Background: an optimization exercise with open tools, aiming at small area. Do not read the settings as production practice.
At most, simulation tests tie the RTL to the original design; equivalence was not proved.
Some runs may be left out. An edit can pass the tests and still lose a function that they never use.
Only the layout flow was run in run 2; the RTL was not checked for function there.
Power and IR drop assume default switching activity.

==> design/flow/config.mk <==
export PLATFORM = sky130hd
export DESIGN_NAME = Act3_RPCalculator
export DESIGN_NICKNAME = Act3_RPCalculator
export VERILOG_FILES = /design/flow/design.v
export SDC_FILE = /design/flow/constraint.sdc
export NUM_CORES = 4
export LEC_CHECK = 0
export CAP_MARGIN = 20
export CORE_MARGIN = 2
export CORE_UTILIZATION = 40
export SLEW_MARGIN = 20
==> design/flow/constraint.sdc <==
create_clock -name core_clock -period 7.0 [get_ports {clk}]
set_input_delay 1.4000 -clock core_clock [delete_from_list [all_inputs] [get_ports {clk}]]
set_output_delay 1.4000 -clock core_clock [all_outputs]
set_load 0.01 [all_outputs]
==> design/flow/run.sh <==
#!/bin/bash
# synth_recipe.tcl (not shown) runs the flow's synth.tcl, then flattens the netlist and writes it again
# the make line also repeats each setting of config.mk as NAME=value (left out here)
make -C /OpenROAD-flow-scripts/flow DESIGN_CONFIG=/design/flow/config.mk WORK_HOME=/design/flow/orfs CLKGATE_MAP_FILE= SYNTH_SCRIPT=/design/flow/synth_recipe.tcl finish
==> design/flow/design.v <==
`timescale 1ns / 1ps
module mux #(  parameter N_IN = 6, WIDTH  = 8) 
    (
        input  logic [N_IN-1:0] [WIDTH-1:0]        i_d,
        input  logic            [$clog2(N_IN)-1:0] i_s,
        output logic            [WIDTH-1:0]        o_y
    );
    always_comb begin
        o_y = 'd0;
        o_y = i_d[i_s];
    end
endmodule
module hex_to_7seg
    #(parameter N = 32)
    (
        input  logic         clk, reset,
        input  logic [N-1:0] BCD_in,
        output logic [6:0]   segments,
        output logic [7:0]   anodos
    );
    logic [3:0] current_BCD_block;   
    logic [2:0] select;              
    logic [31:0] mux_in;     
    always_comb begin
        mux_in = 32'd0;
        mux_in[N-1:0] = BCD_in;
    end
    mux #(.N_IN(8), .WIDTH(4)) mux_BCD_in (
        .i_d (mux_in),
        .i_s (select),
        .o_y (current_BCD_block)
    );
    counter_N #(.N(3)) counter_block (
        .clk  (clk),
        .reset(reset),
        .count(select)
    );
    BCD_to_seven_seg BCD_convertor(
        .i_BCD(current_BCD_block),
        .o_seven_seg(segments)
        );
    decoder_one_cold #(3) decoder_inst (
        .i_a (select),
        .o_y (anodos)
    );
endmodule
module counter_N #(parameter N=4)(
    input  logic          clk, reset,
    output logic [N-1:0]  count
    );
    always_ff @(posedge clk) begin
        if (reset) begin
            count <= 'b0;
        end
        else begin
            count <= count+1;
        end
    end
endmodule
module decoder_one_cold #(N=3) (
        input  logic [N-1   :0] i_a,
        output logic [2**N-1:0] o_y);
    always_comb begin
        o_y      = {2**N{1'b1}};   
        o_y[i_a] = 1'b0;   
    end
endmodule
module BCD_to_seven_seg(
    input  logic [3:0] i_BCD,
    output logic [6:0] o_seven_seg
    );
    always_comb begin
        o_seven_seg              = 'b111_1111;  
        case (i_BCD)             
            'h0:     o_seven_seg = 'b100_0000;  
            'h1:     o_seven_seg = 'b111_1001;  
            'h2:     o_seven_seg = 'b010_0100;  
            'h3:     o_seven_seg = 'b011_0000;  
            'h4:     o_seven_seg = 'b001_1001;  
            'h5:     o_seven_seg = 'b001_0010;  
            'h6:     o_seven_seg = 'b000_0010;  
            'h7:     o_seven_seg = 'b111_1000;  
            'h8:     o_seven_seg = 'b000_0000;  
            'h9:     o_seven_seg = 'b001_1000;  
            'ha:     o_seven_seg = 'b000_1000;  
            'hb:     o_seven_seg = 'b000_0011;  
            'hc:     o_seven_seg = 'b100_0110;  
            'hd:     o_seven_seg = 'b010_0001;  
            'he:     o_seven_seg = 'b000_0110;  
            'hf:     o_seven_seg = 'b000_1110;  
        endcase
    end
endmodule
module ALU
    #(parameter WIDTH=8)(
        input  logic [WIDTH-1:0] A,
        input  logic [WIDTH-1:0] B,
        input  logic [1:0]       OpCode,
        output logic [WIDTH-1:0] Result,
        output logic [3:0]       Status  
    );
    logic N, Z, C, V;
    logic [WIDTH-1:0] B_neg;
    localparam ADD      = 2'd0;
    localparam SUBTRACT = 2'd1;
    localparam OR       = 2'd2;
    localparam AND      = 2'd3;
    always_comb begin
        Z = 1'b0;
        C = 1'b0;
        V = 1'b0;
        B_neg = -B;
        case(OpCode)
            ADD: begin
                {C, Result} = A + B;
                V = (Result[WIDTH-1] & ~A[WIDTH-1] & ~B[WIDTH-1]) | (~Result[WIDTH-1] & A[WIDTH-1] & B[WIDTH-1]);
            end
            SUBTRACT: begin
                B_neg = -B;
                {C, Result} = A + B_neg;
                V = (Result[WIDTH-1] & ~A[WIDTH-1] & B[WIDTH-1]) | (~Result[WIDTH-1] & A[WIDTH-1] & ~B[WIDTH-1]);
            end
            OR: begin
                Result = A | B;
                C = 1'b0;
            end
            AND: begin
                Result = A & B;
                C = 1'b0;
            end
            default: 
                Result = 'd0;
        endcase
        if (Result == {WIDTH{1'd0}}) Z = 1'b1;
    end
    assign N = Result[WIDTH-1];
    assign Status = {N, Z, C, V};
endmodule
module reg_ALU #(parameter WIDTH=8)(
        input  logic             i_clk, i_reset,
        input  logic [WIDTH-1:0] i_A, i_B,
        input  logic             i_load_A, i_load_B, i_load_Op, i_update_Res,
        input  logic [1:0]       i_OpCode,
        output logic [WIDTH-1:0] o_Result,
        output logic [3:0]       o_Flags
    );
    logic [WIDTH-1:0] ALU_A,      next_A;
    logic [WIDTH-1:0] ALU_B,      next_B;
    logic       [1:0] ALU_OpCode, next_OpCode;
    logic [WIDTH-1:0] ALU_Result, next_Result;
    logic [3:0]       ALU_Flags,  next_Flags;
    ALU #(.WIDTH(WIDTH)) ALU_inst(
        .A(     ALU_A),
        .B(     ALU_B),
        .OpCode(ALU_OpCode),
        .Result(ALU_Result),
        .Status(ALU_Flags)
    );
    always_comb begin
        next_A      = (i_load_A)             ? i_A        : ALU_A;
        next_B      = (i_load_B)             ? i_B        : ALU_B;
        next_OpCode = (i_load_Op)            ? i_OpCode   : ALU_OpCode;
        next_Result = (i_update_Res == 1'b1) ? ALU_Result : o_Result;
        next_Flags  = (i_update_Res == 1'b1) ? ALU_Flags  : o_Flags;
    end
    always_ff @(posedge i_clk) begin
        if(i_reset == 1'b1) begin
            ALU_A      <= {WIDTH {1'b0}};
            ALU_B      <= {WIDTH {1'b0}};
            ALU_OpCode <=         2'b00;
            o_Result   <= {WIDTH {1'b0}};
            o_Flags    <= 'd0;
        end
        else begin
            ALU_A      <= next_A;
            ALU_B      <= next_B;
            ALU_OpCode <= next_OpCode;
            o_Result   <= next_Result;
            o_Flags    <= next_Flags;
        end
    end
endmodule
module polish_calculator_undo #(parameter WIDTH = 16, STATE_BITS = 8) (
        input  logic                  clk, reset,
        input  logic                  Enter, Undo,
        input  logic [WIDTH-1:0]      DataIn,
        output logic [WIDTH-1:0]      DataOut,
        output logic [STATE_BITS-1:0] CurrentState,
        output logic                  toDisplaySel,
        output logic [3:0]            Flags
    );
    logic load_A, load_B, load_Op, update_Res;  
    typedef enum logic [STATE_BITS-1:0] {
        Wait_OPA    = 'b00000001,
        Load_OPA    = 'b00000010,
        Wait_OPB    = 'b00000100,
        Load_OPB    = 'b00001000,
        Wait_OpCode = 'b00010000,
        Load_OpCode = 'b00100000,
        Load_Result = 'b01000000,
        Show_Result = 'b10000000
    } state;
    (* fsm_encoding = "one_hot" *) state pr_state;  
    state nx_state;  
    reg_ALU #(.WIDTH(WIDTH)) ALU_inst (
        .i_clk        (clk),
        .i_reset      (reset),
        .i_A          (DataIn),
        .i_B          (DataIn),
        .i_OpCode     (DataIn[1:0]),
        .i_load_A     (load_A),
        .i_load_B     (load_B),
        .i_load_Op    (load_Op),
        .i_update_Res (update_Res),
        .o_Result     (DataOut),
        .o_Flags      (Flags)
    );
    always_ff @(posedge clk) begin
        if (reset) pr_state <= Wait_OPA;
        else       pr_state <= nx_state;
    end
    always_comb begin
        load_A       = 1'b0;
        load_B       = 1'b0;
        load_Op      = 1'b0;
        update_Res   = 1'b0;
        toDisplaySel = 1'd0;
        CurrentState = pr_state;
        case (pr_state)
            Load_OPA: begin
                load_A       = 1'b1;
            end
            Load_OPB: begin
                load_B       = 1'b1;
            end
            Load_OpCode: begin
                load_Op      = 1'b1;
            end
            Load_Result: begin
                update_Res   = 1'b1;
            end
            Show_Result: begin
                toDisplaySel = 1'b1;
            end
        endcase
    end
    always_comb begin
        nx_state = pr_state;
        case (pr_state)
            Wait_OPA: begin
                if (Enter) nx_state = Load_OPA;
            end
            Load_OPA: begin
                nx_state = Wait_OPB;
            end
            Wait_OPB: begin
                if (Enter) nx_state = Load_OPB;
                else if (Undo) nx_state = Wait_OPA;
            end
            Load_OPB: begin
                nx_state = Wait_OpCode;
            end
            Wait_OpCode: begin
                if (Enter) nx_state = Load_OpCode;
                else if (Undo) nx_state = Wait_OPB; 
            end
            Load_OpCode: begin
                nx_state = Load_Result;
            end
            Load_Result: begin
                nx_state = Show_Result;
            end
            Show_Result: begin
                if (Enter) nx_state = Wait_OPA;
                else if (Undo) nx_state = Wait_OpCode; 
            end
        endcase
    end
endmodule
module display_selector(
        input  logic        i_selector,
        input  logic [15:0] i_data_in,
        input  logic [15:0] i_result,
        output logic [15:0] o_to_display
    );
    assign o_to_display = (i_selector == 'd0) ? i_data_in : i_result;
endmodule
module synchronizer(
        input  logic i_clk,
        input  logic i_PB,
        output logic o_PB_sync
);
    logic PB_sync_aux;
    always_ff @(posedge i_clk) begin
        PB_sync_aux <= i_PB;
        o_PB_sync   <= PB_sync_aux;
    end
endmodule
module debouncer_FSM #(
    parameter DELAY=15                  
    )
(
	input 	logic clk,                  
	input 	logic rst,                  
	input 	logic PB,                   
	output 	logic PB_pressed_status,    
	output  logic PB_pressed_pulse,     
	output  logic PB_released_pulse     
 );
	logic    PB_sync_aux, PB_sync;
 always_ff @(posedge clk) begin
     if (rst) begin
         PB_sync_aux <= 1'b0;
         PB_sync     <= 1'b0;
     end
     else begin
         PB_sync_aux <= PB;
         PB_sync     <= PB_sync_aux;
     end
 end
	localparam DELAY_WIDTH = $clog2(DELAY);
	logic [DELAY_WIDTH-1:0]    delay_timer; 
    enum logic[5:0] {PB_IDLE, PB_COUNT, PB_PRESSED, PB_STABLE, PB_RELEASED} state, next_state;
  always_ff @(posedge clk) begin
	if (rst) delay_timer <= 0;
	else if (state != next_state) delay_timer <= 0;  
	else delay_timer <= delay_timer + 1;
  end
    always_comb begin
        next_state          = PB_IDLE;
        PB_pressed_status   = 1'b0;
        PB_pressed_pulse    = 1'b0;
        PB_released_pulse   = 1'b0;
        case (state)
            PB_IDLE:        begin
                                if(PB_sync) begin    
                                    next_state= PB_COUNT;
                                end
                            end
            PB_COUNT:       begin
                                if ((PB_sync && (delay_timer >= DELAY-1))) begin
                                    next_state = PB_PRESSED;
                                end 
                                else if (PB_sync)
                                    next_state = PB_COUNT;
                            end
             PB_PRESSED:    begin
                                PB_pressed_pulse = 1'b1;
                                if (PB_sync)
                                    next_state = PB_STABLE;
                            end
             PB_STABLE:     begin
                                PB_pressed_status=1'b1;
                                next_state = PB_STABLE;
                                if (~PB_sync)
                                    next_state = PB_RELEASED;
                            end
              PB_RELEASED:  begin
                                PB_released_pulse = 1'b1;
                                next_state = PB_IDLE;
                            end    
         endcase
    end    
    always@(posedge clk) begin
        if(rst) 
            state <= PB_IDLE;
        else 
            state <= next_state;
    end
endmodule
module Act2_RPCalculator #(parameter N_debouncer = 10) (
        input  logic        clk, resetN,  
        input  logic        Enter, Undo,  
        input  logic [15:0] DataIn,
        output logic [3:0]  Flags,  
        output logic [15:0] ToDisplay,
        output logic [7:0]  CurrentState
    );
    localparam STATE_BITS = 8;
    logic reset;
    synchronizer sync(
        .i_clk     (clk),
        .i_PB      (~resetN),
        .o_PB_sync (reset)
    );
    logic pressed;
    logic dummy1, dummy2;  
    debouncer_FSM #(N_debouncer) status_button(  
        .clk               (clk),
        .rst               (reset),
        .PB                (Enter),
        .PB_pressed_status (dummy1),
        .PB_released_pulse (dummy2),
        .PB_pressed_pulse  (pressed)
    );
    logic pressed_undo;  
    logic dummy3, dummy4;  
    debouncer_FSM #(N_debouncer) status_button_undo(  
        .clk               (clk),
        .rst               (reset),
        .PB                (Undo),
        .PB_pressed_status (dummy3),
        .PB_released_pulse (dummy4),
        .PB_pressed_pulse  (pressed_undo)
    );
    logic        displaySel;
    logic [15:0] DataOut;
    polish_calculator_undo #(.WIDTH(16), .STATE_BITS(STATE_BITS)) pol_cal (
        .clk          (clk),
        .reset        (reset),
        .Enter        (pressed),
        .Undo         (pressed_undo),
        .DataIn       (DataIn),
        .DataOut      (DataOut),
        .CurrentState (CurrentState),
        .toDisplaySel (displaySel),
        .Flags        (Flags)
    );
    display_selector selector(
        .i_selector   (displaySel),
        .i_data_in    (DataIn),
        .i_result     (DataOut),
        .o_to_display (ToDisplay)
    );
endmodule
module unsigned_to_bcd (
        input  logic clk,             
        input  logic reset,           
        input  logic trigger,         
        input  logic [31:0] in,       
        output logic idle,       
        output logic [31:0] bcd  
    );
	localparam S_IDLE  = 'b001;
	localparam S_SHIFT = 'b010;
	localparam S_ADD3  = 'b100;
	logic [2:0] state, state_next;  
	logic [31:0] shift, shift_next;
	logic [31:0] bcd_next;
	localparam COUNTER_MAX = 32;
	logic [5:0] counter, counter_next;  
	always_comb begin
		state_next = state;
		shift_next = shift;
		bcd_next = bcd;
		counter_next = counter;
		idle = 1'b0;  
		case (state)
		S_IDLE: begin
			counter_next = 'd1;
			shift_next = 'd0;
			idle = 1'b1;
			if (trigger) begin
				state_next = S_SHIFT;
			end
		end
		S_ADD3: begin
			if (shift[31:28] >= 5)
				shift_next[31:28] = shift[31:28] + 4'd3;
			if (shift[27:24] >= 5)
				shift_next[27:24] = shift[27:24] + 4'd3;
			if (shift[23:20] >= 5)
				shift_next[23:20] = shift[23:20] + 4'd3;
			if (shift[19:16] >= 5)
				shift_next[19:16] = shift[19:16] + 4'd3;
			if (shift[15:12] >= 5)
				shift_next[15:12] = shift[15:12] + 4'd3;
			if (shift[11:8] >= 5)
				shift_next[11:8] = shift[11:8] + 4'd3;
			if (shift[7:4] >= 5)
				shift_next[7:4] = shift[7:4] + 4'd3;
			if (shift[3:0] >= 5)
				shift_next[3:0] = shift[3:0] + 4'd3;
			state_next = S_SHIFT;
		end
		S_SHIFT: begin
			shift_next = {shift[30:0], in[COUNTER_MAX - counter_next]};
			if (counter == COUNTER_MAX) begin
				bcd_next = shift_next;
				state_next = S_IDLE;
			end else
				state_next = S_ADD3;
			counter_next = counter + 'd1;
		end
		default: begin
			state_next = S_IDLE;
		end
		endcase
	end
	always_ff @(posedge clk) begin
		if (reset) begin
			state   <= S_IDLE;
			shift   <= 'd0;
			bcd     <= 'd0;
			counter <= 'd1;
		end else begin
			state   <= state_next;
			shift   <= shift_next;
			bcd     <= bcd_next;
			counter <= counter_next;
		end
	end
endmodule
module translator_internal_fsm(
        input  logic i_clk, i_reset,
        input  logic i_update, i_idle,
        output logic o_trigger
    );
    typedef enum logic [2:0] {
        IDLE    = 'b001, 
        WAIT    = 'b010, 
        LOAD    = 'b100
    } state;
    state pr_state, nx_state;
    always_ff @(posedge i_clk) begin
        if (i_reset) pr_state <= IDLE;
        else         pr_state <= nx_state;
    end
    always_comb begin
        nx_state = pr_state;
        case (pr_state)
            IDLE: begin
                if(i_update)  nx_state = WAIT;
            end
            WAIT: begin
                if(i_idle)  nx_state = LOAD;
            end
            LOAD: begin
                if(i_update) nx_state = WAIT;
                else         nx_state = IDLE;
            end
        endcase
    end
    always_comb begin
        o_trigger = 'b0;
        if (pr_state == LOAD) o_trigger = 'd1;
    end
endmodule
module translator_conversion #(parameter STATE_BITS = 8) (
        input  logic                  i_clk, i_reset,
        input  logic [15:0]           i_toDisplay_bin,
        output logic [19:0]           o_bcd
    );
    logic update;
    logic [15:0] pr_dataIn;
    logic [15:0] nx_dataIn;
    always_ff @(posedge i_clk) begin
        if (i_reset) begin
            pr_dataIn <= 'd0;
        end
        else begin
            pr_dataIn <= nx_dataIn;
        end
    end
    always_comb begin
        nx_dataIn = pr_dataIn;
        update   = (pr_dataIn != i_toDisplay_bin) ? 1'b1 : 1'b0 ;
        nx_dataIn = i_toDisplay_bin;
    end
    logic trigger;
    logic idle;  
    translator_internal_fsm fsm(
        .i_clk     (i_clk), 
        .i_reset   (i_reset),
        .i_update  (update),
        .i_idle    (idle),
        .o_trigger (trigger)
    );
    logic [31:0] bcd_wrapper;
    logic [31:0] in_wrapper;
    always_comb begin
        in_wrapper       = 'd0;
        in_wrapper[15:0] = i_toDisplay_bin;
    end
    unsigned_to_bcd to_bcd_inst(
        .clk     (i_clk),
        .reset   (i_reset),
        .trigger (trigger),
        .in      (in_wrapper),
        .bcd     (bcd_wrapper),
        .idle    (idle)
    );
    assign o_bcd = bcd_wrapper[19:0];
endmodule
module translator #(STATE_BITS = 8)(
        input  logic                  i_clk, i_reset,
        input  logic                  i_displayFormat,
        input  logic [15:0]           i_toDisplay_bin,
        output logic [6:0]            o_segments,  
        output logic [4:0]            o_anodes     
    );
    logic [19:0] bcd_in;
    logic [19:0] toDisplay_bcd;
    translator_conversion #(STATE_BITS) conv(
        .i_clk           (i_clk),
        .i_reset         (i_reset),
        .i_toDisplay_bin (i_toDisplay_bin),
        .o_bcd           (toDisplay_bcd)
    );
    assign bcd_in = (i_displayFormat == 1'b1) ? toDisplay_bcd : {4'b0000, i_toDisplay_bin};
    logic [7:0]  anodes_wrapper;
    hex_to_7seg #(.N(20)) to_7seg(
        .clk      (i_clk), 
        .reset    (i_reset),
        .BCD_in   (bcd_in),
        .segments (o_segments),
        .anodos   (anodes_wrapper)
    );
    assign o_anodes = anodes_wrapper[4:0];
endmodule
module Act3_RPCalculator #(parameter N_debouncer = 10) (
        input  logic        clk, resetN, 
        input  logic        Enter, Undo, DisplayFormat,
        input  logic [15:0] DataIn,
        output logic [3:0]  Flags,
        output logic [7:0]  CurrentState,
        output logic [6:0]  Segments,  
        output logic [4:0]  Anodes     
    );
    localparam STATE_BITS = 8;
    logic [15:0] toTranslator;
    Act2_RPCalculator  RPCalc_inst (
        .clk            (clk), 
        .resetN         (resetN), 
        .Enter          (Enter), 
        .Undo           (Undo),
        .DataIn         (DataIn),
        .Flags          (Flags),  
        .ToDisplay      (toTranslator),
        .CurrentState   (CurrentState)
    );
    logic reset;
    synchronizer sync(
        .i_clk     (clk),
        .i_PB      (~resetN),
        .o_PB_sync (reset)
    );
    logic DisplayFormat_clean;  
    logic dummy1, dummy2;  
    debouncer_FSM #(N_debouncer) status_button_undo(
        .clk               (clk),
        .rst               (reset),
        .PB                (DisplayFormat),
        .PB_pressed_status (DisplayFormat_clean),
        .PB_released_pulse (dummy1),
        .PB_pressed_pulse  (dummy2)
    );
    translator #(STATE_BITS) translator_inst (
        .i_clk           (clk),
        .i_reset         (reset),
        .i_displayFormat (DisplayFormat_clean),
        .i_toDisplay_bin (toTranslator),
        .o_segments      (Segments),
        .o_anodes        (Anodes)
    );
endmodule
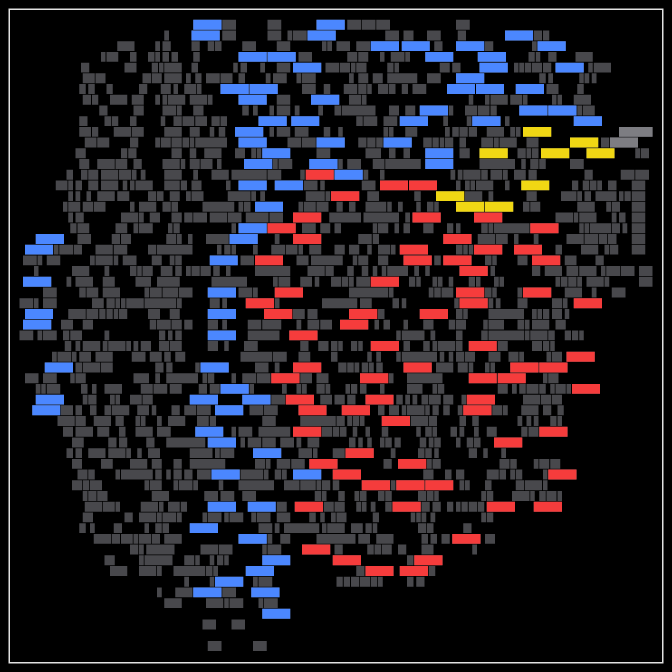
Run 1: hierarchy map of the flops
Other sequential cells in the stronger gray, the rest of the logic in the fainter gray.
blue -> RPCalc_inst  # flops 79
red -> translator_inst  # flops 71
yellow -> status_button_undo  # flops 9, where north-east

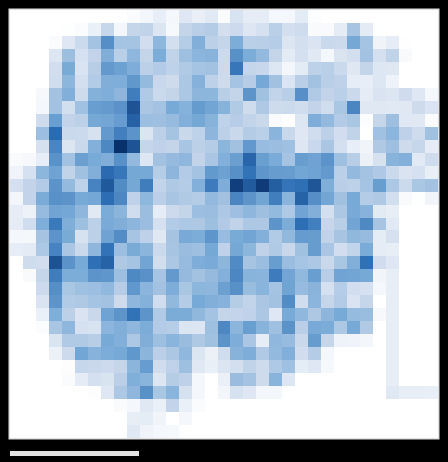
Run 1: wire density map
Bar = 50 um. The die is cut into 33 by 33 equal tiles; white is low, dark blue is high, scaled to the fullest tile. Values are wire area over tile area, all layers added.
nearly empty tiles = 23%
tiles over half the peak = 14%
fullest tile = 0.55

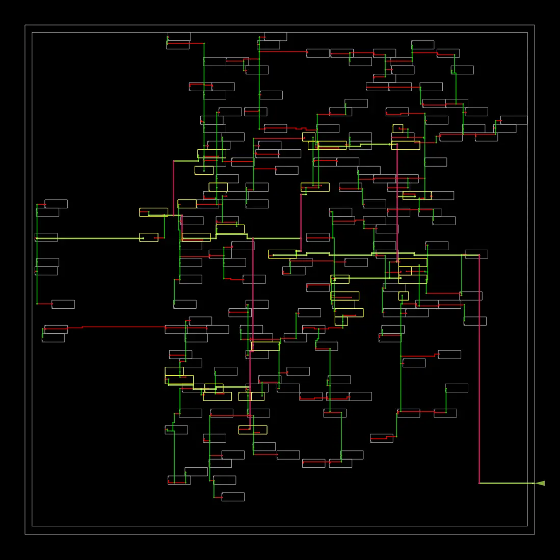
Run 1: clock wiring as the flow saved it
CTS Buf Count: 17
CLK BUF: 17
clock latency on the worst-skew pair: 0.44 ns
final sequential cell count: 161
P_clk: 0.961 mW

==> impl_metrics.toml, run 1 <==
[outcome]
outcome = "complete, no violations"

[job]
drv_cap = 0

[global_routing]
track_usage_pct = 19.2
met3_usage_pct = 2.57
grt_pass1_wl_um = 41800
gr-usage-met2_pct = 32.2
grt_max_degree = 76
grt_pass1_vias = 8085
grt_overflow = 0
busiest_layer = "met2"
grt_antenna_before_repair = 0
grtUsageMet1_pct = 25.5

[synthesis]
synth_edf_count = 0
synthArstFlopShare_pct = 0
yosysTopAreaCell = "dfxtp_1"
synthFlopType = "dfxtp_1"
yosysSeqAreaShare_pct = 30.9
yosysMostFrequentCell = "dfxtp_1"
synth_top_area_share_pct = 30.9
synthCells = 1267
avgSynthCellArea_um2 = 8.24
syn-num-nets = 1373
synth.cells.most_frequent = "dfxtp_1 (161), nor2_1 (158), nand2_1 (114), a21oi_1 (107), inv_1 (86)"
yosysUniqueCellTypes = 78
ys_ff_latch = 161
ys_top_cells_by_area = "dfxtp_1 (31%), ha_1 (9.9%), mux2i_1 (7.1%)"
synth_area_um2 = 10400
synth_warnings = 13

[worst_hold_path]
min_path_type = "reg -> reg"

[clocking]
postCtsHoldBufs = 0
cts.path.max_buffers = 2
cts_tree = "built"
root_buffer = "clkbuf_16"
clkTransAtPathRegs_ns = 0.08
htreeDepth = 4
postCtsSetupRepairBufs = 0
ctsResizeCount = 0
cts_sinks = 161

[finish]
nFillCells = 2559
area_growth_pct = 12.7
nNetsFinal = 1390
drive_above_1_share_pct = 6.48
diodes = 0
stdcell_count = 1632
fin_area_um2 = 11800
seq_area_um2 = 3230
multi_input_area_um2 = 6640

[detailed_routing]
drtIter0Drc = 653
wl_um = 25800
drcViolationCount = 0
ant_nets = 0
via_count = 8714
first_pass_iters = 5
routedWlPerCell_um = 15.8
viasPerCell = 5.34

[worst_setup_path]
worst-path-buf-inv = 3
cp_data_required_time_ns = 5.60
path_class = "in -> out"
crit_fanout = 5
start_kind = "input pin"
crit_path_top_delay_cell = "clkdlybuf4s50_1"
crit_chain = "clkdlybuf4s50_1, mux2i_1, a211oi_1, a21oi_1, a21o_1, a32oi_1, inv_1, ha_1, mux2_2, nand2_1, nand3_1, clkdlybuf4s50_1"
critPathTopFamily = "buffers and inverters"
endpoint_kind = "output pin"
cp.arrival_ns = 4.70
r2r_slack_ns = 2.92
crit_top_cell = "clkdlybuf4s50_1"
cpPeakStageDelay_ns = 0.57

[die]
core-area_um2 = 25800
start_util_pct = 40.4
die_h_um = 166
die_x_um = 166
die_area_um2 = 27400
rows = 59
ios = 45

[timing]
rsz0062_at_grt = "false"
tightest_slew_ns = 0.955
setup_tns_ns = 0
post-route-period-util_pct = 87.1
finClkSkew_ns = 0.0186
hold_viol = 0
max_freq_ghz = 0.164
finalMaxSlewViolations = 0
hold_ws_ns = 0.332
setup-violations-final = 0
period_minus_slack_ns = 6.10
relSlewSlack_pct = 36.3

[power_and_ir_drop]
p_per_area_nw_per_um2 = 183
max-vdd-ir-drop_mv = 0.122
p_leak_nw = 4.94

[place]
place.gp.congestion = 0.876
dp.cells = 1600
portBuffers = 44
hpwlAfterDp_um = 19200
placed_area_um2 = 11200
[run 1: layout by cell type (no fill, tap or decap), types with 6 or more instances in the layout]
cell type / synthesis / layout
nand3b_1: 8 / 8
buf_4: 1 / 13
nor2b_1: 13 / 13
and2_1: 6 / 6
clkbuf_16: 0 / 17
or3_1: 11 / 11
o21ai_0: 43 / 43
mux4_2: 10 / 10
a31oi_1: 6 / 6
nand4_1: 12 / 12
nand2b_1: 20 / 20
a2111oi_0: 6 / 6
ha_1: 83 / 83
a22oi_1: 15 / 15
inv_1: 86 / 86
dfxtp_1: 161 / 160
and3_1: 11 / 11
a211oi_1: 30 / 30
nor4b_1: 7 / 7
nand2_1: 114 / 114
clkdlybuf4s50_1: 0 / 44
nand3_1: 28 / 28
a21o_1: 13 / 13
a21oi_1: 107 / 107
xor2_1: 25 / 25
nor4_1: 7 / 7
nor3_1: 25 / 25
nor2_1: 158 / 158
o211ai_1: 13 / 13
xnor2_1: 30 / 30
mux2i_1: 74 / 74
[run 1: state kept, by name, indices dropped and copies added (netlist names), 4 cells and up]
name	cells
RPCalc_inst.pol_cal.ALU_inst.ALU_A	16
RPCalc_inst.pol_cal.ALU_inst.ALU_B	16
RPCalc_inst.pol_cal.ALU_inst.o_Flags	4
RPCalc_inst.pol_cal.ALU_inst.o_Result	15
RPCalc_inst.pol_cal.pr_state	8
RPCalc_inst.status_button.delay_timer	4
RPCalc_inst.status_button_undo.delay_timer	4
status_button_undo.delay_timer	4
translator_inst.conv.pr_dataIn	16
translator_inst.conv.to_bcd_inst.bcd	20
translator_inst.conv.to_bcd_inst.counter	6
translator_inst.conv.to_bcd_inst.shift	20
[run 1: routing by layer]
metal  vias up  part of all wire [%]
met5         -                     0
met1      4068                    47
met2       126                    47
li1       4482                     -
met4         0                   2.1
met3        38                   3.0
[run 1: layout make-up]
| cell class | instances | area share, % |
|---|---|---|
| multi-input cells | 960 | 56.4 |
| flip-flops and latches | 161 | 27.4 |
| repair buffers | 57 | 4.57 |
| clock buffers | 17 | 3.61 |
| well taps | 335 | 3.56 |
| inverters | 87 | 2.77 |
| clock inverters | 15 | 1.67 |
[run 1: power by group]
group,internal [mW],switching [mW]
Clock,0.493,0.468
Sequential,0.935,0.0312
Combinational,0.108,0.120
[run 1: path summary, 6_finish.rpt]
| kind | from | endpoint | depth (start not counted) |
|---|---|---|---|
| min reg2reg | sync.PB_sync_aux$_DFF_P_ | sync.o_PB_sync$_DFF_P_ | 0 |
| max reg2reg | RPCalc_inst.pol_cal.ALU_inst.ALU_B[1]$_SDFFE_PP0P_ | RPCalc_inst.pol_cal.ALU_inst.o_Result[13]$_SDFFE_PP0P_ | 13 |
| max | DataIn[0] | Segments[3] | 12 |
| min | sync.PB_sync_aux$_DFF_P_ | sync.o_PB_sync$_DFF_P_ | 0 |
[run 1: through the flow]
stage	power (mW)	utilization (%)	worst slack [ns]
6_report	2.16	45.6	0.903
4_1_cts	2.18	45.6	0.888
3_3_place_gp	1.21	43.2	0.904
2_1_floorplan	1.13	-	2.39
3_5_place_dp	1.22	43.2	0.898
5_1_grt	2.24	45.6	0.681
[run 1: kinds of logic after synthesis]
family	Yosys count	share of synthesized area, %
and+or+nand+nor	444	20.6
AOI/OAI and AO/OA	284	17.6
DFF	161	30.9
buffers and inverters	146	5.56
muxes	91	10.2
adders and majority gates	85	10.3
xor gates and xnor gates	56	4.88
## Run 2: files that changed since run 1, shown whole
==> design/flow/design.v <==
module rpn_debounce #(parameter DELAY = 10) (
        input  logic clk, rst, PB,
        output logic pressed_pulse,
        output logic pressed_status
    );
    localparam W = $clog2(DELAY + 4);
    localparam logic [W-1:0] S_PRESSED  = DELAY + 1;
    localparam logic [W-1:0] S_STABLE   = DELAY + 2;
    localparam logic [W-1:0] S_RELEASED = DELAY + 3;
    logic sync_aux, sync;
    logic [W-1:0] s;
    always_ff @(posedge clk) begin
        if (rst) begin
            sync_aux <= 1'b0;
            sync     <= 1'b0;
            s        <= '0;
        end else begin
            sync_aux <= PB;
            sync     <= sync_aux;
            if (s == S_STABLE)        s <= sync ? S_STABLE : S_RELEASED;
            else if (s == S_RELEASED) s <= '0;
            else                      s <= sync ? s + 1'b1 : '0;
        end
    end
    assign pressed_pulse  = (s == S_PRESSED);
    assign pressed_status = (s == S_STABLE);
endmodule
module rpn_fsm (
        input  logic clk, reset, enter_p, undo_p,
        output logic [7:0] st
    );
    logic [7:0] st_n;
    localparam WA = 0, LA = 1, WB = 2, LB = 3, WO = 4, LO = 5, LR = 6, SR = 7;
    always_comb begin
        st_n = '0;
        st_n[WA] = (st[WA] & ~enter_p) | (st[WB] & ~enter_p & undo_p) | (st[SR] & enter_p);
        st_n[LA] = st[WA] & enter_p;
        st_n[WB] = st[LA] | (st[WB] & ~enter_p & ~undo_p) | (st[WO] & ~enter_p & undo_p);
        st_n[LB] = st[WB] & enter_p;
        st_n[WO] = st[LB] | (st[WO] & ~enter_p & ~undo_p) | (st[SR] & ~enter_p & undo_p);
        st_n[LO] = st[WO] & enter_p;
        st_n[LR] = st[LO];
        st_n[SR] = st[LR] | (st[SR] & ~enter_p & ~undo_p);
    end
    always_ff @(posedge clk) begin
        if (reset) st <= 8'b0000_0001;
        else       st <= st_n;
    end
endmodule
module rpn_alu (
        input  logic clk, reset, ld_a, ld_b, ld_op, ld_res, show,
        input  logic [15:0] DataIn,
        output logic [3:0] Flags,
        output logic [15:0] disp
    );
    logic [15:0] A, B;
    logic [1:0]  Op;
    always_ff @(posedge clk) begin
        if (ld_a) A  <= DataIn;
        if (ld_b) B  <= DataIn;
        if (ld_op) Op <= DataIn[1:0];
    end
    logic [15:0] R, bx, s;
    logic [16:0] c;
    logic        sub;
    assign sub  = ~Op[1] & Op[0];
    assign bx   = B ^ {16{sub}};
    assign c[0] = sub;
    for (genvar i = 0; i < 16; i++) begin : g_add
        assign s[i]   = A[i] ^ bx[i] ^ c[i];
        assign c[i+1] = (A[i] & bx[i]) | (c[i] & (A[i] | bx[i]));
    end
    always_comb begin
        case (Op)
            2'd0, 2'd1: R = s;
            2'd2:       R = A | B;
            default:    R = A & B;
        endcase
    end
    logic cN, cZ, cC, cV;
    assign cN = R[15];
    assign cZ = (R == 16'd0);
    assign cC = ~Op[1] & c[16] & (~Op[0] | (B != 16'd0));
    assign cV = ~Op[1] & (c[16] ^ c[15]);
    always_ff @(posedge clk) begin
        if (reset)       Flags <= 4'd0;
        else if (ld_res) Flags <= {cN, cZ, cC, cV};
    end
    assign disp = show ? R : DataIn;
endmodule
module rpn_conv (
        input  logic clk, reset,
        input  logic [15:0] disp,
        output logic [18:0] bcd
    );
    logic [15:0] prev;
    always_ff @(posedge clk) begin
        if (reset) prev <= 16'd0;
        else       prev <= disp;
    end
    logic update;
    assign update = (prev != disp);
    logic [5:0] cnt;
    logic       t_wait, t_load;
    logic       cidle;
    assign cidle = (cnt == 6'd0);
    always_ff @(posedge clk) begin
        if (reset) begin
            t_wait <= 1'b0;
            t_load <= 1'b0;
            cnt    <= 6'd0;
        end else begin
            t_wait <= (~t_wait & update) | (t_wait & ~cidle);
            t_load <= t_wait & cidle;
            cnt    <= cnt + {5'd0, (~cidle | t_load)};
        end
    end
    logic [17:0] sh;
    logic        bit_in;
    logic [17:0] sh_a3;
    assign bit_in = cnt[5] & disp[~cnt[4:1]];
    function automatic logic [3:0] add3(input logic [3:0] d);
        add3 = (d >= 4'd5) ? d + 4'd3 : d;
    endfunction
    assign sh_a3 = {sh[17:16], add3(sh[15:12]), add3(sh[11:8]), add3(sh[7:4]), add3(sh[3:0])};
    always_ff @(posedge clk) begin
        if (cnt[5] & ~cnt[0]) sh <= sh_a3;
        else                  sh <= {sh[16:0], bit_in};
    end
    always_ff @(posedge clk) begin
        if (reset)             bcd <= 19'd0;
        else if (cnt == 6'd63) bcd <= {sh, disp[0]};
    end
endmodule
module rpn_disp (
        input  logic clk, reset, fmt,
        input  logic [15:0] disp,
        input  logic [18:0] bcd,
        output logic [6:0] Segments,
        output logic [4:0] Anodes
    );
    logic [2:0] sel;
    always_ff @(posedge clk) begin
        if (reset) sel <= 3'd0;
        else       sel <= sel + 3'd1;
    end
    logic [3:0] dig;
    always_comb begin
        case (sel)
            3'd0:    dig = fmt ? bcd[3:0]   : disp[3:0];
            3'd1:    dig = fmt ? bcd[7:4]   : disp[7:4];
            3'd2:    dig = fmt ? bcd[11:8]  : disp[11:8];
            3'd3:    dig = fmt ? bcd[15:12] : disp[15:12];
            3'd4:    dig = fmt ? {1'b0, bcd[18:16]} : 4'd0;
            default: dig = 4'd0;
        endcase
    end
    always_comb begin
        case (dig)
            4'h0: Segments = 7'b100_0000;
            4'h1: Segments = 7'b111_1001;
            4'h2: Segments = 7'b010_0100;
            4'h3: Segments = 7'b011_0000;
            4'h4: Segments = 7'b001_1001;
            4'h5: Segments = 7'b001_0010;
            4'h6: Segments = 7'b000_0010;
            4'h7: Segments = 7'b111_1000;
            4'h8: Segments = 7'b000_0000;
            4'h9: Segments = 7'b001_1000;
            4'ha: Segments = 7'b000_1000;
            4'hb: Segments = 7'b000_0011;
            4'hc: Segments = 7'b100_0110;
            4'hd: Segments = 7'b010_0001;
            4'he: Segments = 7'b000_0110;
            default: Segments = 7'b000_1110;
        endcase
    end
    always_comb begin
        case (sel)
            3'd0: Anodes = 5'b11110;
            3'd1: Anodes = 5'b11101;
            3'd2: Anodes = 5'b11011;
            3'd3: Anodes = 5'b10111;
            3'd4: Anodes = 5'b01111;
            default: Anodes = 5'b11111;
        endcase
    end
endmodule
module Act3_RPCalculator #(parameter N_debouncer = 10) (
        input  logic        clk, resetN,
        input  logic        Enter, Undo, DisplayFormat,
        input  logic [15:0] DataIn,
        output logic [3:0]  Flags,
        output logic [7:0]  CurrentState,
        output logic [6:0]  Segments,
        output logic [4:0]  Anodes
    );
    logic reset_aux, reset;
    always_ff @(posedge clk) begin
        reset_aux <= ~resetN;
        reset     <= reset_aux;
    end
    logic enter_p, undo_p, fmt;
    rpn_debounce #(N_debouncer) db_enter (.clk(clk), .rst(reset), .PB(Enter),
        .pressed_pulse(enter_p), .pressed_status());
    rpn_debounce #(N_debouncer) db_undo  (.clk(clk), .rst(reset), .PB(Undo),
        .pressed_pulse(undo_p), .pressed_status());
    rpn_debounce #(N_debouncer) db_fmt   (.clk(clk), .rst(reset), .PB(DisplayFormat),
        .pressed_pulse(), .pressed_status(fmt));
    logic [7:0] st;
    rpn_fsm fsm (.clk(clk), .reset(reset), .enter_p(enter_p), .undo_p(undo_p), .st(st));
    assign CurrentState = st;
    logic [15:0] disp;
    rpn_alu alu (.clk(clk), .reset(reset), .ld_a(st[1]), .ld_b(st[3]), .ld_op(st[5]),
        .ld_res(st[6]), .show(st[7]), .DataIn(DataIn), .Flags(Flags), .disp(disp));
    logic [18:0] bcd;
    rpn_conv conv (.clk(clk), .reset(reset), .disp(disp), .bcd(bcd));
    rpn_disp dsp (.clk(clk), .reset(reset), .fmt(fmt), .disp(disp), .bcd(bcd),
        .Segments(Segments), .Anodes(Anodes));
endmodule
==> design/flow/config.mk <==
export PLATFORM = sky130hd
export DESIGN_NAME = Act3_RPCalculator
export DESIGN_NICKNAME = Act3_RPCalculator
export VERILOG_FILES = /design/flow/design.v
export SDC_FILE = /design/flow/constraint.sdc
export NUM_CORES = 4
export LEC_CHECK = 0
export ABC_AREA = 1
export CAP_MARGIN = 20
export CORE_MARGIN = 2
export CORE_UTILIZATION = 55
export SLEW_MARGIN = 20
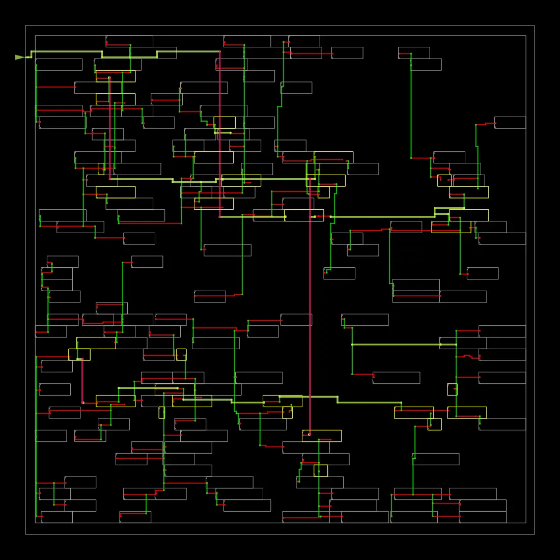
Run 2: clock wiring as the flow saved it
clock latency on the worst-skew pair: 0.42 ns
Sink Count: 130
final sequential cell count: 130

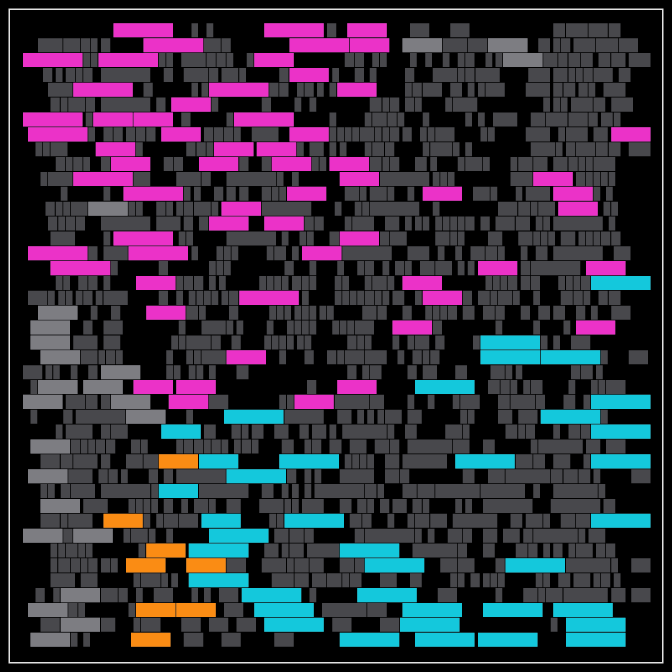
Run 2: hierarchy map of the flops
Other sequential cells in the stronger gray, the rest of the logic in the fainter gray.
cyan -> alu  # flops 38
magenta -> conv  # flops 61
orange -> fsm  # flops 8, where south-west
not colored = 23
final core occ: 68.5%
DIE AREA: 14200 um2
fin cells: 1197

==> run 2 against run 1 <==
Effect of this change: now fails the layout checks on setup timing; synthesized cell count down 27%; count of clock-buffer cells in the layout up 7; cell area down 24%; clock power down 8.4%; non-clock buffer count up 36; area after synthesis down 30%; via count down 26%; largest power group is now clock; die area down 48%; utilization up 23 points.
==> impl_metrics.toml, run 2 <==
[timing]
max_freq_ghz = 0.111
finClkSkew_ns = 0.00923
finalMaxSlewViolations = 0
setup-violations-final = 8
post-route-period-util_pct = 128
tightest_slew_ns = 0.992
rsz0062_at_grt = "true"
fin_ws_ns = -1.98
relSlewSlack_pct = 33.8
period_minus_slack_ns = 8.98
hold_viol = 0

[synthesis]
synth.cells.most_frequent = "nand2_1 (201), inv_1 (123), nor2_1 (95), nand3_1 (88), dfxtp_1 (78)"
yosysTopAreaCell = "dfxtp_1"
yosysMostFrequentCell = "nand2_1"
synth_warnings = 6
avgSynthCellArea_um2 = 7.91
syn-num-nets = 992
synthFlopType = "dfxtp_1"
ys_ff_latch = 130
ys_top_cells_by_area = "dfxtp_1 (21%), edfxtp_1 (21%), nand2_1 (10%)"
synthMuxAreaShare_pct = 0
synth_compound_area_share_pct = 8.40
synth_xor_area_share_pct = 3.71
synth_top_family_by_area = "simple AND/OR/NAND/NOR gates"
synth_edf_count = 52
synth_adder_area_share_pct = 9.41
yosysUniqueCellTypes = 41
synthArstFlopShare_pct = 0

[place]
hpwlAfterDp_um = 14000
dp.cells = 1157
place.gp.congestion = 0.903
portBuffers = 44
placed_area_um2 = 8220

[worst_setup_path]
crit_top_cell = "fa_2"
critPathTopFamily = "adder cells"
crit_path_top_delay_cell = "fa_1"
path_class = "reg -> out"
cpPeakStageDelay_ns = 0.44
cp.arrival_ns = 7.58
worst-path-buf-inv = 9
cp_data_required_time_ns = 5.60
crit_fanout = 7

[die]
die_x_um = 119
core-area_um2 = 13100
die_h_um = 119
ios = 45
rows = 42
start_util_pct = 55.7

[detailed_routing]
ant_nets = 0
first_pass_iters = 12
wl_um = 19200
drcViolationCount = 0
routedWlPerCell_um = 16.0

[global_routing]
grt_overflow = 0
track_usage_pct = 28.0
grt_max_degree = 47
grt_pass1_vias = 6325
grt_antenna_before_repair = 0
grt_pass1_wl_um = 31300

[finish]
area_growth_pct = 23.1
largest-register = "conv.bcd"
nNetsFinal = 1075
largest_reg_flops = 19
final_cell_mix = "nand2_1 (182), inv_1 (117), nor2_1 (94)"
fin_area_um2 = 9000
diodes = 0

[power_and_ir_drop]
p_int_mw = 1.47
p_leak_nw = 4.03
max-vdd-ir-drop_mv = 0.197
power_frac_comb_pct = 14.9
p_seq_share_pct = 41.1
p_per_area_nw_per_um2 = 222
switchingPower_mw = 0.528
p_clk_share_pct = 44.0

[outcome]
violations = "setup timing"
outcome = "failed layout checks"

[clocking]
htreeDepth = 4
root_buffer = "clkbuf_16"
cts_tree = "built"
clkTransAtPathRegs_ns = 0.06
-- run 2: cell types whose count changed in the layout (fill, tap and decap cells not counted), moves of 20 or more --
cell      change
inv_1        +31
a21oi_1      -60
nor3_1       -20
dfxtp_1      -82
edfxtp_1     +52
buf_4        +30
nand2_1      +68
nor2_1       -64
ha_1         -52
nand3_1      +48
xnor2_1      -21
mux2i_1      -74
nand2b_1     -20
a211oi_1     -28
-- run 2: worst reg2reg max path: cells and delay by family (launching register included) --
family / cells / cell delay [ns]
compound gates: 1 / 0.07
fa+ha+maj: 15 / 5.11
flops: 1 / 0.40
simple gates: 6 / 0.52
xor+xnor: 2 / 0.32
buf+inv: 8 / 0.67
-- run 2: timing repair --
item / 4_1_cts / 5_1_grt
setup endpoints to repair: 7 / 10
hold buffers: 0 / 0
pin swaps: 5 / 18
resized for setup: 39 / 32
buffers inserted: 4 / 4
-- run 2: area by class of cell --
type                    instances  area [um2]
fillers                      1076        4130
multi-input cells             640        3750
flip-flops and latches        130        3120
repair buffers                 93         840
clock buffers                  24         536
inverters                     126         473
well taps                     176         220
clock inverters                 8        61.3
-- run 2: layer usage --
metal  vias to the layer above  global-route usage (%)  part of all wire [%]
met5                         -                       0                     0
met4                         0                    10.1                   2.4
met3                        37                    6.51                   6.5
met2                       197                    45.4                    47
met1                      3075                    36.7                    44
li1                       3163                       -                     -
-- run 2: metrics by stage --
step / setup TNS [ns] / setup WS (ns) / util [%] / total power, mW
global route: -15.59 / -2.17 / 68.5 / 2.08
detailed placement: -12.83 / -1.88 / 62.5 / 1.11
floorplan: -8.84 / -1.40 / - / 0.995
global placement: -11.69 / -1.72 / 62.5 / 1.10
CTS: -13.75 / -2.01 / 67.5 / 1.99
finish: -13.90 / -1.98 / 68.5 / 2.00
-- run 2: kinds of logic (layout without fill, tap and decap cells) --
| logic type | Yosys count | after routing |
|---|---|---|
| xor+xnor | 31 | 31 |
| fa+ha+maj | 46 | 46 |
| compound gates | 115 | 115 |
| buf+inv | 155 | 251 |
| flops | 130 | 130 |
| simple gates | 448 | 448 |
-- run 2: path summary, 6_finish.rpt --
kind | from | slack, ns | cells past startpoint | to
setup / recovery | alu.Op[1]$_DFFE_PP_ | -1.98 | 35 | Segments[2]
hold / removal | reset_aux$_DFF_P_ | 0.33 | 0 | reset$_DFF_P_
setup reg to reg | alu.Op[1]$_DFFE_PP_ | -0.20 | 32 | conv.t_wait$_SDFF_PP0_
hold reg to reg | reset_aux$_DFF_P_ | 0.33 | 0 | reset$_DFF_P_
-- run 2: power groups by stage --
stage               Combinational (mW)  Sequential [mW]  Clock [mW]
floorplan                        0.164            0.830           0
global placement                 0.263            0.836           0
detailed placement               0.269            0.837           0
CTS                              0.278            0.821       0.888
global route                     0.336            0.823       0.921
finish                           0.299            0.822       0.880
Run 2, wire density map:
Bar = 20 um. The die is cut into 24 by 24 equal tiles; white is low, dark blue is high, scaled to the fullest tile. Values are wire area over tile area, all layers added.
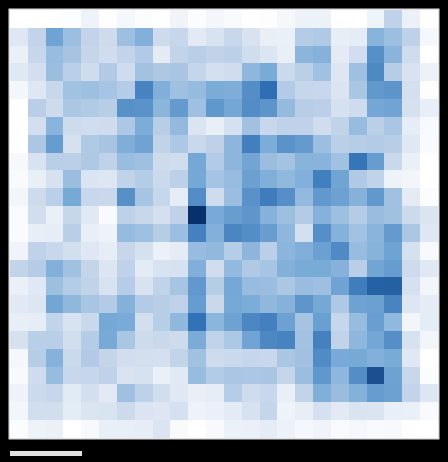

==> run 3: a larger rewrite; changed files in full <==
==> design/flow/design.v <==
module rpn_debounce #(parameter DELAY = 10) (
        input  logic clk, rst, PB,
        output logic pressed_pulse,
        output logic pressed_status
    );
    localparam W = $clog2(DELAY + 4);
    localparam logic [W-1:0] S_PRESSED  = DELAY + 1;
    localparam logic [W-1:0] S_STABLE   = DELAY + 2;
    localparam logic [W-1:0] S_RELEASED = DELAY + 3;
    logic sync_aux, sync;
    logic [W-1:0] s;
    always_ff @(posedge clk) begin
        if (rst) begin
            sync_aux <= 1'b0;
            sync     <= 1'b0;
            s        <= '0;
        end else begin
            sync_aux <= PB;
            sync     <= sync_aux;
            if (s == S_STABLE)        s <= sync ? S_STABLE : S_RELEASED;
            else if (s == S_RELEASED) s <= '0;
            else                      s <= sync ? s + 1'b1 : '0;
        end
    end
    assign pressed_pulse  = (s == S_PRESSED);
    assign pressed_status = (s == S_STABLE);
endmodule
module Act3_RPCalculator #(parameter N_debouncer = 10) (
        input  logic        clk, resetN,
        input  logic        Enter, Undo, DisplayFormat,
        input  logic [15:0] DataIn,
        output logic [3:0]  Flags,
        output logic [7:0]  CurrentState,
        output logic [6:0]  Segments,
        output logic [4:0]  Anodes
    );
    logic reset_aux, reset;
    always_ff @(posedge clk) begin
        reset_aux <= ~resetN;
        reset     <= reset_aux;
    end
    logic enter_p, undo_p, fmt;
    rpn_debounce #(N_debouncer) db_enter (.clk(clk), .rst(reset), .PB(Enter),
        .pressed_pulse(enter_p), .pressed_status());
    rpn_debounce #(N_debouncer) db_undo  (.clk(clk), .rst(reset), .PB(Undo),
        .pressed_pulse(undo_p), .pressed_status());
    rpn_debounce #(N_debouncer) db_fmt   (.clk(clk), .rst(reset), .PB(DisplayFormat),
        .pressed_pulse(), .pressed_status(fmt));
    logic [7:0] st, st_n;
    localparam WA = 0, LA = 1, WB = 2, LB = 3, WO = 4, LO = 5, LR = 6, SR = 7;
    always_comb begin
        st_n = '0;
        st_n[WA] = (st[WA] & ~enter_p) | (st[WB] & ~enter_p & undo_p) | (st[SR] & enter_p);
        st_n[LA] = st[WA] & enter_p;
        st_n[WB] = st[LA] | (st[WB] & ~enter_p & ~undo_p) | (st[WO] & ~enter_p & undo_p);
        st_n[LB] = st[WB] & enter_p;
        st_n[WO] = st[LB] | (st[WO] & ~enter_p & ~undo_p) | (st[SR] & ~enter_p & undo_p);
        st_n[LO] = st[WO] & enter_p;
        st_n[LR] = st[LO];
        st_n[SR] = st[LR] | (st[SR] & ~enter_p & ~undo_p);
    end
    always_ff @(posedge clk) begin
        if (reset) st <= 8'b0000_0001;
        else       st <= st_n;
    end
    assign CurrentState = st;
    logic [15:0] A, B;
    logic [1:0]  Op;
    always_ff @(posedge clk) begin
        if (st[LA]) A  <= DataIn;
        if (st[LB]) B  <= DataIn;
        if (st[LO]) Op <= DataIn[1:0];
    end
    logic [15:0] R;
    logic        cN, cZ, cC, cV;
    logic [16:0] sum;
    logic        sub;
    assign sub = (Op == 2'd1);
    assign sum = {1'b0, A} + {1'b0, B ^ {16{sub}}} + {16'd0, sub};
    always_comb begin
        case (Op)
            2'd0, 2'd1: R = sum[15:0];
            2'd2:       R = A | B;
            default:    R = A & B;
        endcase
        cN = R[15];
        cZ = (R == 16'd0);
        cC = 1'b0;
        cV = 1'b0;
        if (Op == 2'd0) begin
            cC = sum[16];
            cV = (R[15] & ~A[15] & ~B[15]) | (~R[15] & A[15] & B[15]);
        end else if (Op == 2'd1) begin
            cC = sum[16] & (B != 16'd0);
            cV = (R[15] & ~A[15] & B[15]) | (~R[15] & A[15] & ~B[15]);
        end
    end
    always_ff @(posedge clk) begin
        if (reset)       Flags <= 4'd0;
        else if (st[LR]) Flags <= {cN, cZ, cC, cV};
    end
    logic [15:0] disp;
    assign disp = st[SR] ? R : DataIn;
    logic [15:0] prev;
    always_ff @(posedge clk) begin
        if (reset) prev <= 16'd0;
        else       prev <= disp;
    end
    logic update;
    assign update = (prev != disp);
    logic [5:0] cnt;
    logic       t_wait, t_load;
    logic       cidle;
    assign cidle = (cnt == 6'd0);
    always_ff @(posedge clk) begin
        if (reset) begin
            t_wait <= 1'b0;
            t_load <= 1'b0;
            cnt    <= 6'd0;
        end else begin
            t_wait <= (~t_wait & update) | (t_wait & ~cidle);
            t_load <= t_wait & cidle;
            cnt    <= cnt + {5'd0, (~cidle | t_load)};
        end
    end
    logic [17:0] sh;
    logic        bit_in;
    logic [17:0] sh_a3;
    assign bit_in = cnt[5] & disp[~cnt[4:1]];
    function automatic logic [3:0] add3(input logic [3:0] d);
        add3 = (d >= 4'd5) ? d + 4'd3 : d;
    endfunction
    assign sh_a3 = {sh[17:16], add3(sh[15:12]), add3(sh[11:8]), add3(sh[7:4]), add3(sh[3:0])};
    always_ff @(posedge clk) begin
        if (cnt[5] & ~cnt[0]) sh <= sh_a3;
        else                  sh <= {sh[16:0], bit_in};
    end
    logic [18:0] bcd;
    always_ff @(posedge clk) begin
        if (reset)             bcd <= 19'd0;
        else if (cnt == 6'd63) bcd <= {sh, disp[0]};
    end
    logic [2:0] sel;
    always_ff @(posedge clk) begin
        if (reset) sel <= 3'd0;
        else       sel <= sel + 3'd1;
    end
    logic [3:0] dig;
    always_comb begin
        case (sel)
            3'd0:    dig = fmt ? bcd[3:0]   : disp[3:0];
            3'd1:    dig = fmt ? bcd[7:4]   : disp[7:4];
            3'd2:    dig = fmt ? bcd[11:8]  : disp[11:8];
            3'd3:    dig = fmt ? bcd[15:12] : disp[15:12];
            3'd4:    dig = fmt ? {1'b0, bcd[18:16]} : 4'd0;
            default: dig = 4'd0;
        endcase
    end
    always_comb begin
        case (dig)
            4'h0: Segments = 7'b100_0000;
            4'h1: Segments = 7'b111_1001;
            4'h2: Segments = 7'b010_0100;
            4'h3: Segments = 7'b011_0000;
            4'h4: Segments = 7'b001_1001;
            4'h5: Segments = 7'b001_0010;
            4'h6: Segments = 7'b000_0010;
            4'h7: Segments = 7'b111_1000;
            4'h8: Segments = 7'b000_0000;
            4'h9: Segments = 7'b001_1000;
            4'ha: Segments = 7'b000_1000;
            4'hb: Segments = 7'b000_0011;
            4'hc: Segments = 7'b100_0110;
            4'hd: Segments = 7'b010_0001;
            4'he: Segments = 7'b000_0110;
            default: Segments = 7'b000_1110;
        endcase
    end
    always_comb begin
        Anodes = 5'b11111;
        case (sel)
            3'd0: Anodes = 5'b11110;
            3'd1: Anodes = 5'b11101;
            3'd2: Anodes = 5'b11011;
            3'd3: Anodes = 5'b10111;
            3'd4: Anodes = 5'b01111;
            default: Anodes = 5'b11111;
        endcase
    end
endmodule
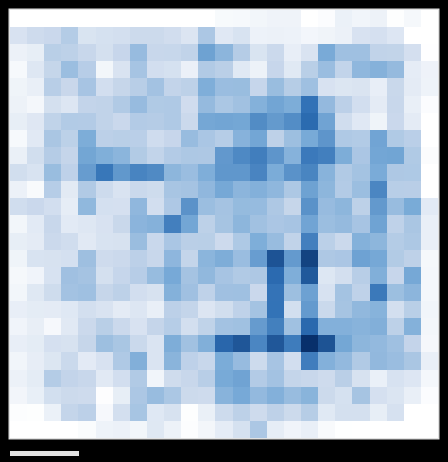
Run 3: wire density map
Bar = 20 um. The die is cut into 25 by 25 equal tiles; white is low, dark blue is high, scaled to the fullest tile. Values are wire area over tile area, all layers added.
nearly empty tiles = 6.9%
emptiest ninth of the die = south-west
fullest tile = 0.73
mean over tiles = 0.21
densest ninth of the die = center
tiles over half the peak = 12%
routed len/inst: 14.9 um
via count: 6994

==> run 3 against run 2 <==
Effect of this change: now clean on timing, DRC and antenna; non-clock buffer count down 45; cell area about the same; clock skew up 0.0087 ns; die area up 7.5%; first-iteration DRC count down 5.9%; sequential share of layout area about the same; combinational power down 25%; largest power group unchanged; cell count up 10%; global-route usage down 1.0 points; utilization down 3.9 points; maximum frequency up 41%.
==> impl_metrics.toml, run 3 <==
[synthesis]
synthFlopType = "dfxtp_1"
synth_compound_area_share_pct = 11.1
synth_adder_area_share_pct = 7.72
synth_area_um2 = 7880
synth_xor_area_share_pct = 3.33
syn-num-nets = 1160
ys_ff_latch = 130
yosysSeqAreaShare_pct = 39.6
synth_edf_count = 52
synth_top_family_by_area = "simple AND/OR/NAND/NOR gates"
yosys.area_share.simple_pct = 29.1
synthCells = 1091
synth.cells.most_frequent = "nand2_1 (263), inv_1 (148), nand3_1 (112), nor2_1 (106)"
ys_top_cells_by_area = "dfxtp_1 (20%), edfxtp_1 (20%), nand2_1 (13%)"
yosysMostFrequentCell = "nand2_1"
yosysUniqueCellTypes = 39
yosysTopAreaCell = "dfxtp_1"
synthMuxAreaShare_pct = 0
synth_top_area_share_pct = 19.8
synthArstFlopShare_pct = 0
avgSynthCellArea_um2 = 7.22
synth_warnings = 2

[detailed_routing]
first_pass_iters = 7
drtIter0Drc = 447
drcViolationCount = 0
wl_um = 19700
ant_nets = 0
viasPerCell = 5.30

[power_and_ir_drop]
p_clk_share_pct = 44.1
p_per_area_nw_per_um2 = 208
switching_share_pct = 24.7
max-vdd-ir-drop_mv = 0.176
power_frac_comb_pct = 12.0
p_int_mw = 1.41
power_mw = 1.87
switchingPower_mw = 0.461
p_leak_nw = 4.21
p_seq_share_pct = 43.8

[die]
rows = 43
core-area_um2 = 13900
die_area_um2 = 15300
start_util_pct = 56.6
die_h_um = 124
ios = 45
die_x_um = 124

[finish]
diodes = 0
fin_area_um2 = 9010
area_growth_pct = 14.3
drive_above_1_share_pct = 5.09
nNetsFinal = 1196
largest_reg_flops = 19
nFillCells = 1270
final_cell_mix = "nand2_1 (263), inv_1 (148), nand3_1 (112)"
largest-register = "bcd"
layout_commonest_cell = "nand2_1"
largest_registers = "bcd: 19 flops, sh: 18 flops"

[timing]
setup-violations-final = 0
relSlewSlack_pct = 34.0
hold_ws_ns = 0.325
tightest_slew_ns = 0.988
finClkSkew_ns = 0.0180
period_minus_slack_ns = 6.35
rsz0062_at_grt = "false"
hold_viol = 0
setup_tns_ns = 0
max_freq_ghz = 0.157
finalMaxSlewViolations = 0
post-route-period-util_pct = 90.7

[place]
portBuffers = 44
placed_area_um2 = 8440
place.gp.congestion = 0.927
hpwlAfterDp_um = 14800

[worst_setup_path]
cpPeakStageDelay_ns = 0.52
worst-path-buf-inv = 5
crit_chain = "inv_2, nand2_8, xnor2_1, ha_1, nand2_1, inv_1, a21oi_1, nand2_1, nand3_1, nand2_1, nand2_1, nand3_1, nand3_1, nand3_1, nand2_1, inv_2, nor2_2, inv_1, ha_1, o21ai_0, nand2_1, nand2_1, clkdlybuf4s50_1"
path_class = "reg -> out"
cp.arrival_ns = 4.95
endpoint_kind = "output pin"
critPathTopFamily = "simple AND/OR/NAND/NOR gates"
cp_data_required_time_ns = 5.60
start_kind = "register"
crit_fanout = 30
crit_path_top_delay_cell = "clkdlybuf4s50_1"
r2r_slack_ns = 3.24
crit_top_cell = "nand2_1"

[global_routing]
track_usage_pct = 27.0
grt_pass1_vias = 6453
grt_max_degree = 44
grt_antenna_before_repair = 0
grt_overflow = 0
grt_pass1_wl_um = 31400

[clocking]
postCtsHoldBufs = 0
cts_tree = "built"
numCtsBuffers = 17
clkTransAtPathRegs_ns = 0.06
cts_sinks = 130
root_buffer = "clkbuf_16"
postCtsSetupRepairBufs = 0
htreeDepth = 4
ctsResizeCount = 0
insertion_delay_ns = 0.42
cts.path.max_buffers = 2

[outcome]
outcome = "complete, no violations"

[job]
drv_cap = 0

[worst_hold_path]
min_path_type = "reg -> reg"
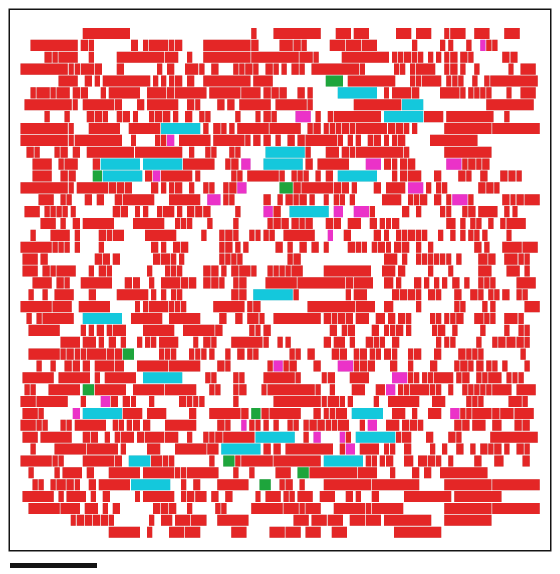
Run 3: cell sizes after repair
Bar = 20 um.
red -> drive 1 or less  # cells 1082, most used nand2_1
cyan -> drive 6 and up  # cells 22, most used clkbuf_16
green -> drive 3 to 4  # cells 9, most used buf_4
magenta -> drive 2  # cells 27, most used nand3_2

==> run 3: changes by cell type in the layout (fill, tap and decap cells not counted), moves of 14 or more <==
cell / change
buf_4: -39
fa_2: -14
nand2_2: -15
a21oi_1: +19
o21ai_0: +28
nand3_1: +36
or2_2: -17
ha_1: +16
inv_1: +31
nand2_1: +81
==> run 3: logic make-up after synthesis <==
family,Yosys count
AO/OA/AOI/OAI,168
buffers and inverters,186
XOR/XNOR,30
flip-flops,130
adder cells (fa/ha/maj),48
AND/OR/NAND/NOR,529
==> run 3: power by group through the flow <==
stage	logic, mW	registers (mW)	clock network (mW)
finish	0.225	0.820	0.826
global route	0.256	0.822	0.871
CTS	0.226	0.819	0.839
detailed placement	0.224	0.835	0
global placement	0.222	0.835	0
floorplan	0.147	0.828	0
==> run 3: per-stage QoR <==
step / utilization [%] / setup slack, ns / cells
finish: 64.6 / 0.649 / 1320
global placement: 60.6 / 1.24 / 1288
CTS: 64.6 / 0.684 / 1320
detailed placement: 60.6 / 1.15 / 1288
global route: 64.6 / 0.235 / 1320
floorplan: - / 2.22 / 1091
==> run 3: metal layers <==
layer | track usage, % | vias up | share of wire (%)
met3 | 5.40 | 46 | 6.1
met2 | 43.6 | 199 | 46
met1 | 35.4 | 3126 | 45
met4 | 11.0 | 0 | 2.9
met5 | 0 | - | 0
li1 | - | 3623 | -
==> run 3: final cells by class <==
class	count	area, um2	area share [%]
Clock buffer	24	514	5.71
Sequential cell	130	3120	34.7
Tap cell	180	225	2.50
Multi-Input combinational cell	775	4040	44.9
Clock inverter	8	48.8	0.542
Timing Repair Buffer	48	470	5.22
Inverter	155	582	6.46
==> run 3: final timing paths <==
path,depth (start not counted),to,from
hold reg to reg,0,reset$_DFF_P_,reset_aux$_DFF_P_
setup / recovery,23,Segments[3],Op[1]$_DFFE_PP_
setup reg to reg,18,t_wait$_SDFF_PP0_,Op[1]$_DFFE_PP_
hold / removal,0,reset$_DFF_P_,reset_aux$_DFF_P_
==> run 3: worst register-to-register path: cells and delay by family (launching register included) <==
kind / cells / cell delay (ns)
buffers and inverters: 2 / 0.61
AO/OA/AOI/OAI: 1 / 0.13
XOR/XNOR: 1 / 0.23
AND/OR/NAND/NOR: 13 / 1.72
flip-flops: 1 / 0.47
adder cells (fa/ha/maj): 1 / 0.45

==> layout pictures side by side <==
The metal 2 layer.
(a)
Bar = 20 um. Cells faint in the background.
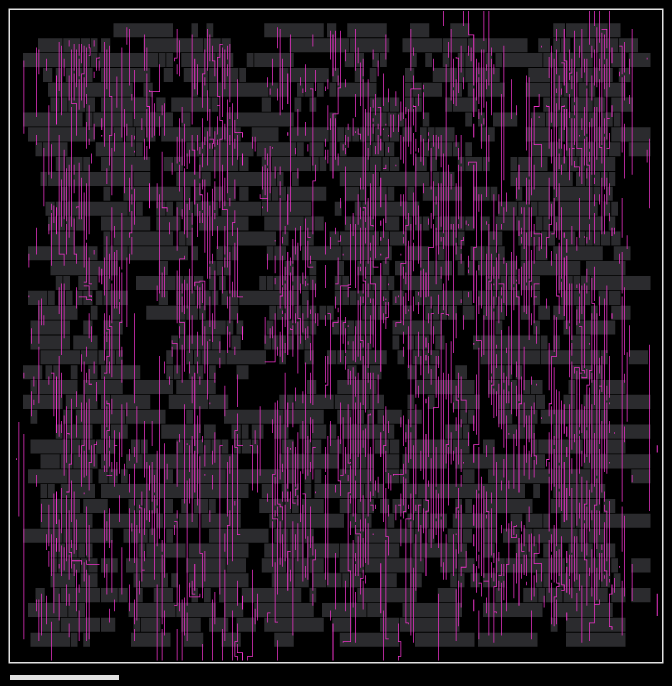
(b)
Bar = 50 um. Cells faint in the background.
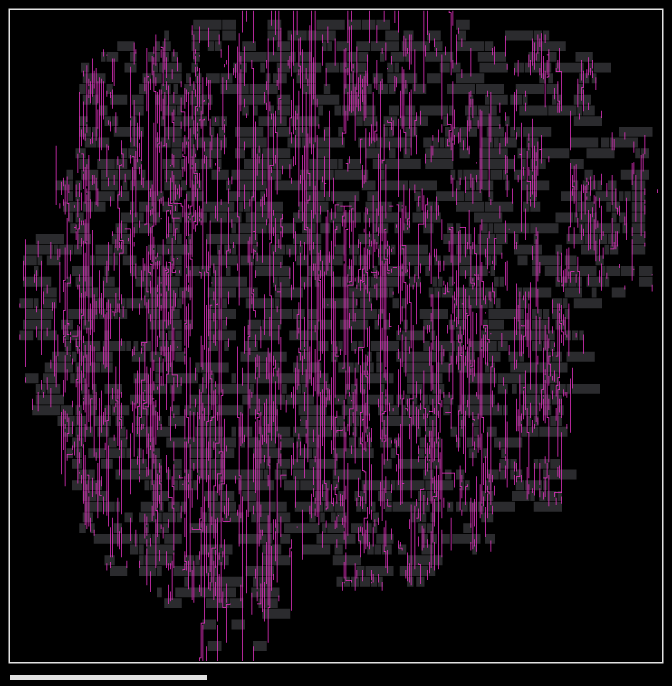
(c)
Bar = 20 um. Cells faint in the background.
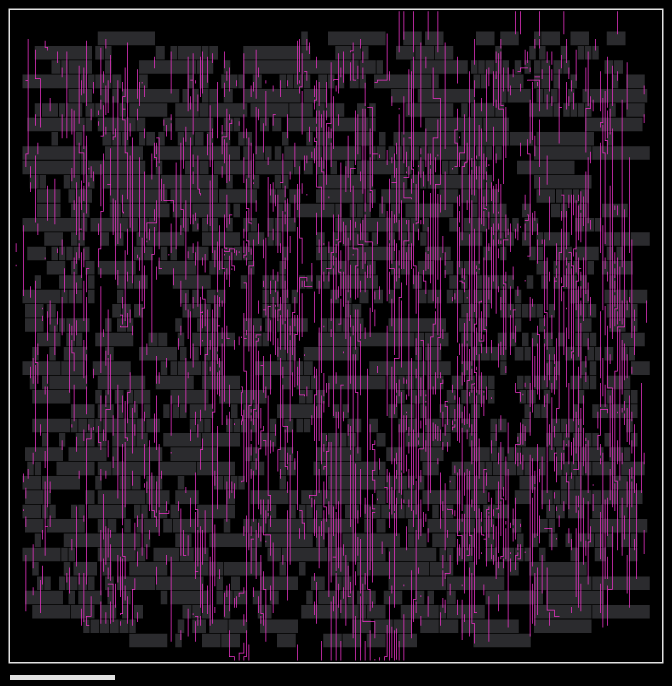
- largest die: (b)
(a): run 2
(c): run 3
(b): run 1

==> static timing again, ports no longer ideal <==
Ports are ideal in the flow. The routed layouts listed here were re-timed in OpenROAD.
Step 1 assumes that a clkbuf_16 drives the clock port and a buf_2 every other input.
Step 2 times the ports against the registers' clock, not the clock port: input delays grow and output delays shrink by t, the midpoint of the rising clock arrivals with the driver on.
Slacks: ideal ports / drivers / drivers and shift; pairs: ideal ports / drivers.
run	t, ns	setup slack, ns	worst slew at a driven data input, ns
run 1	0.480	0.903 / 0.876 / 0.876	0.05
run 2	0.457	-1.981 / -2.022 / -1.565	0.05
run 3	0.456	0.649 / 0.604 / 1.060	0.04
For run 1, which loses most, drivers alone change the setup slack by -0.027 ns; drivers and shift together by -0.027 ns.
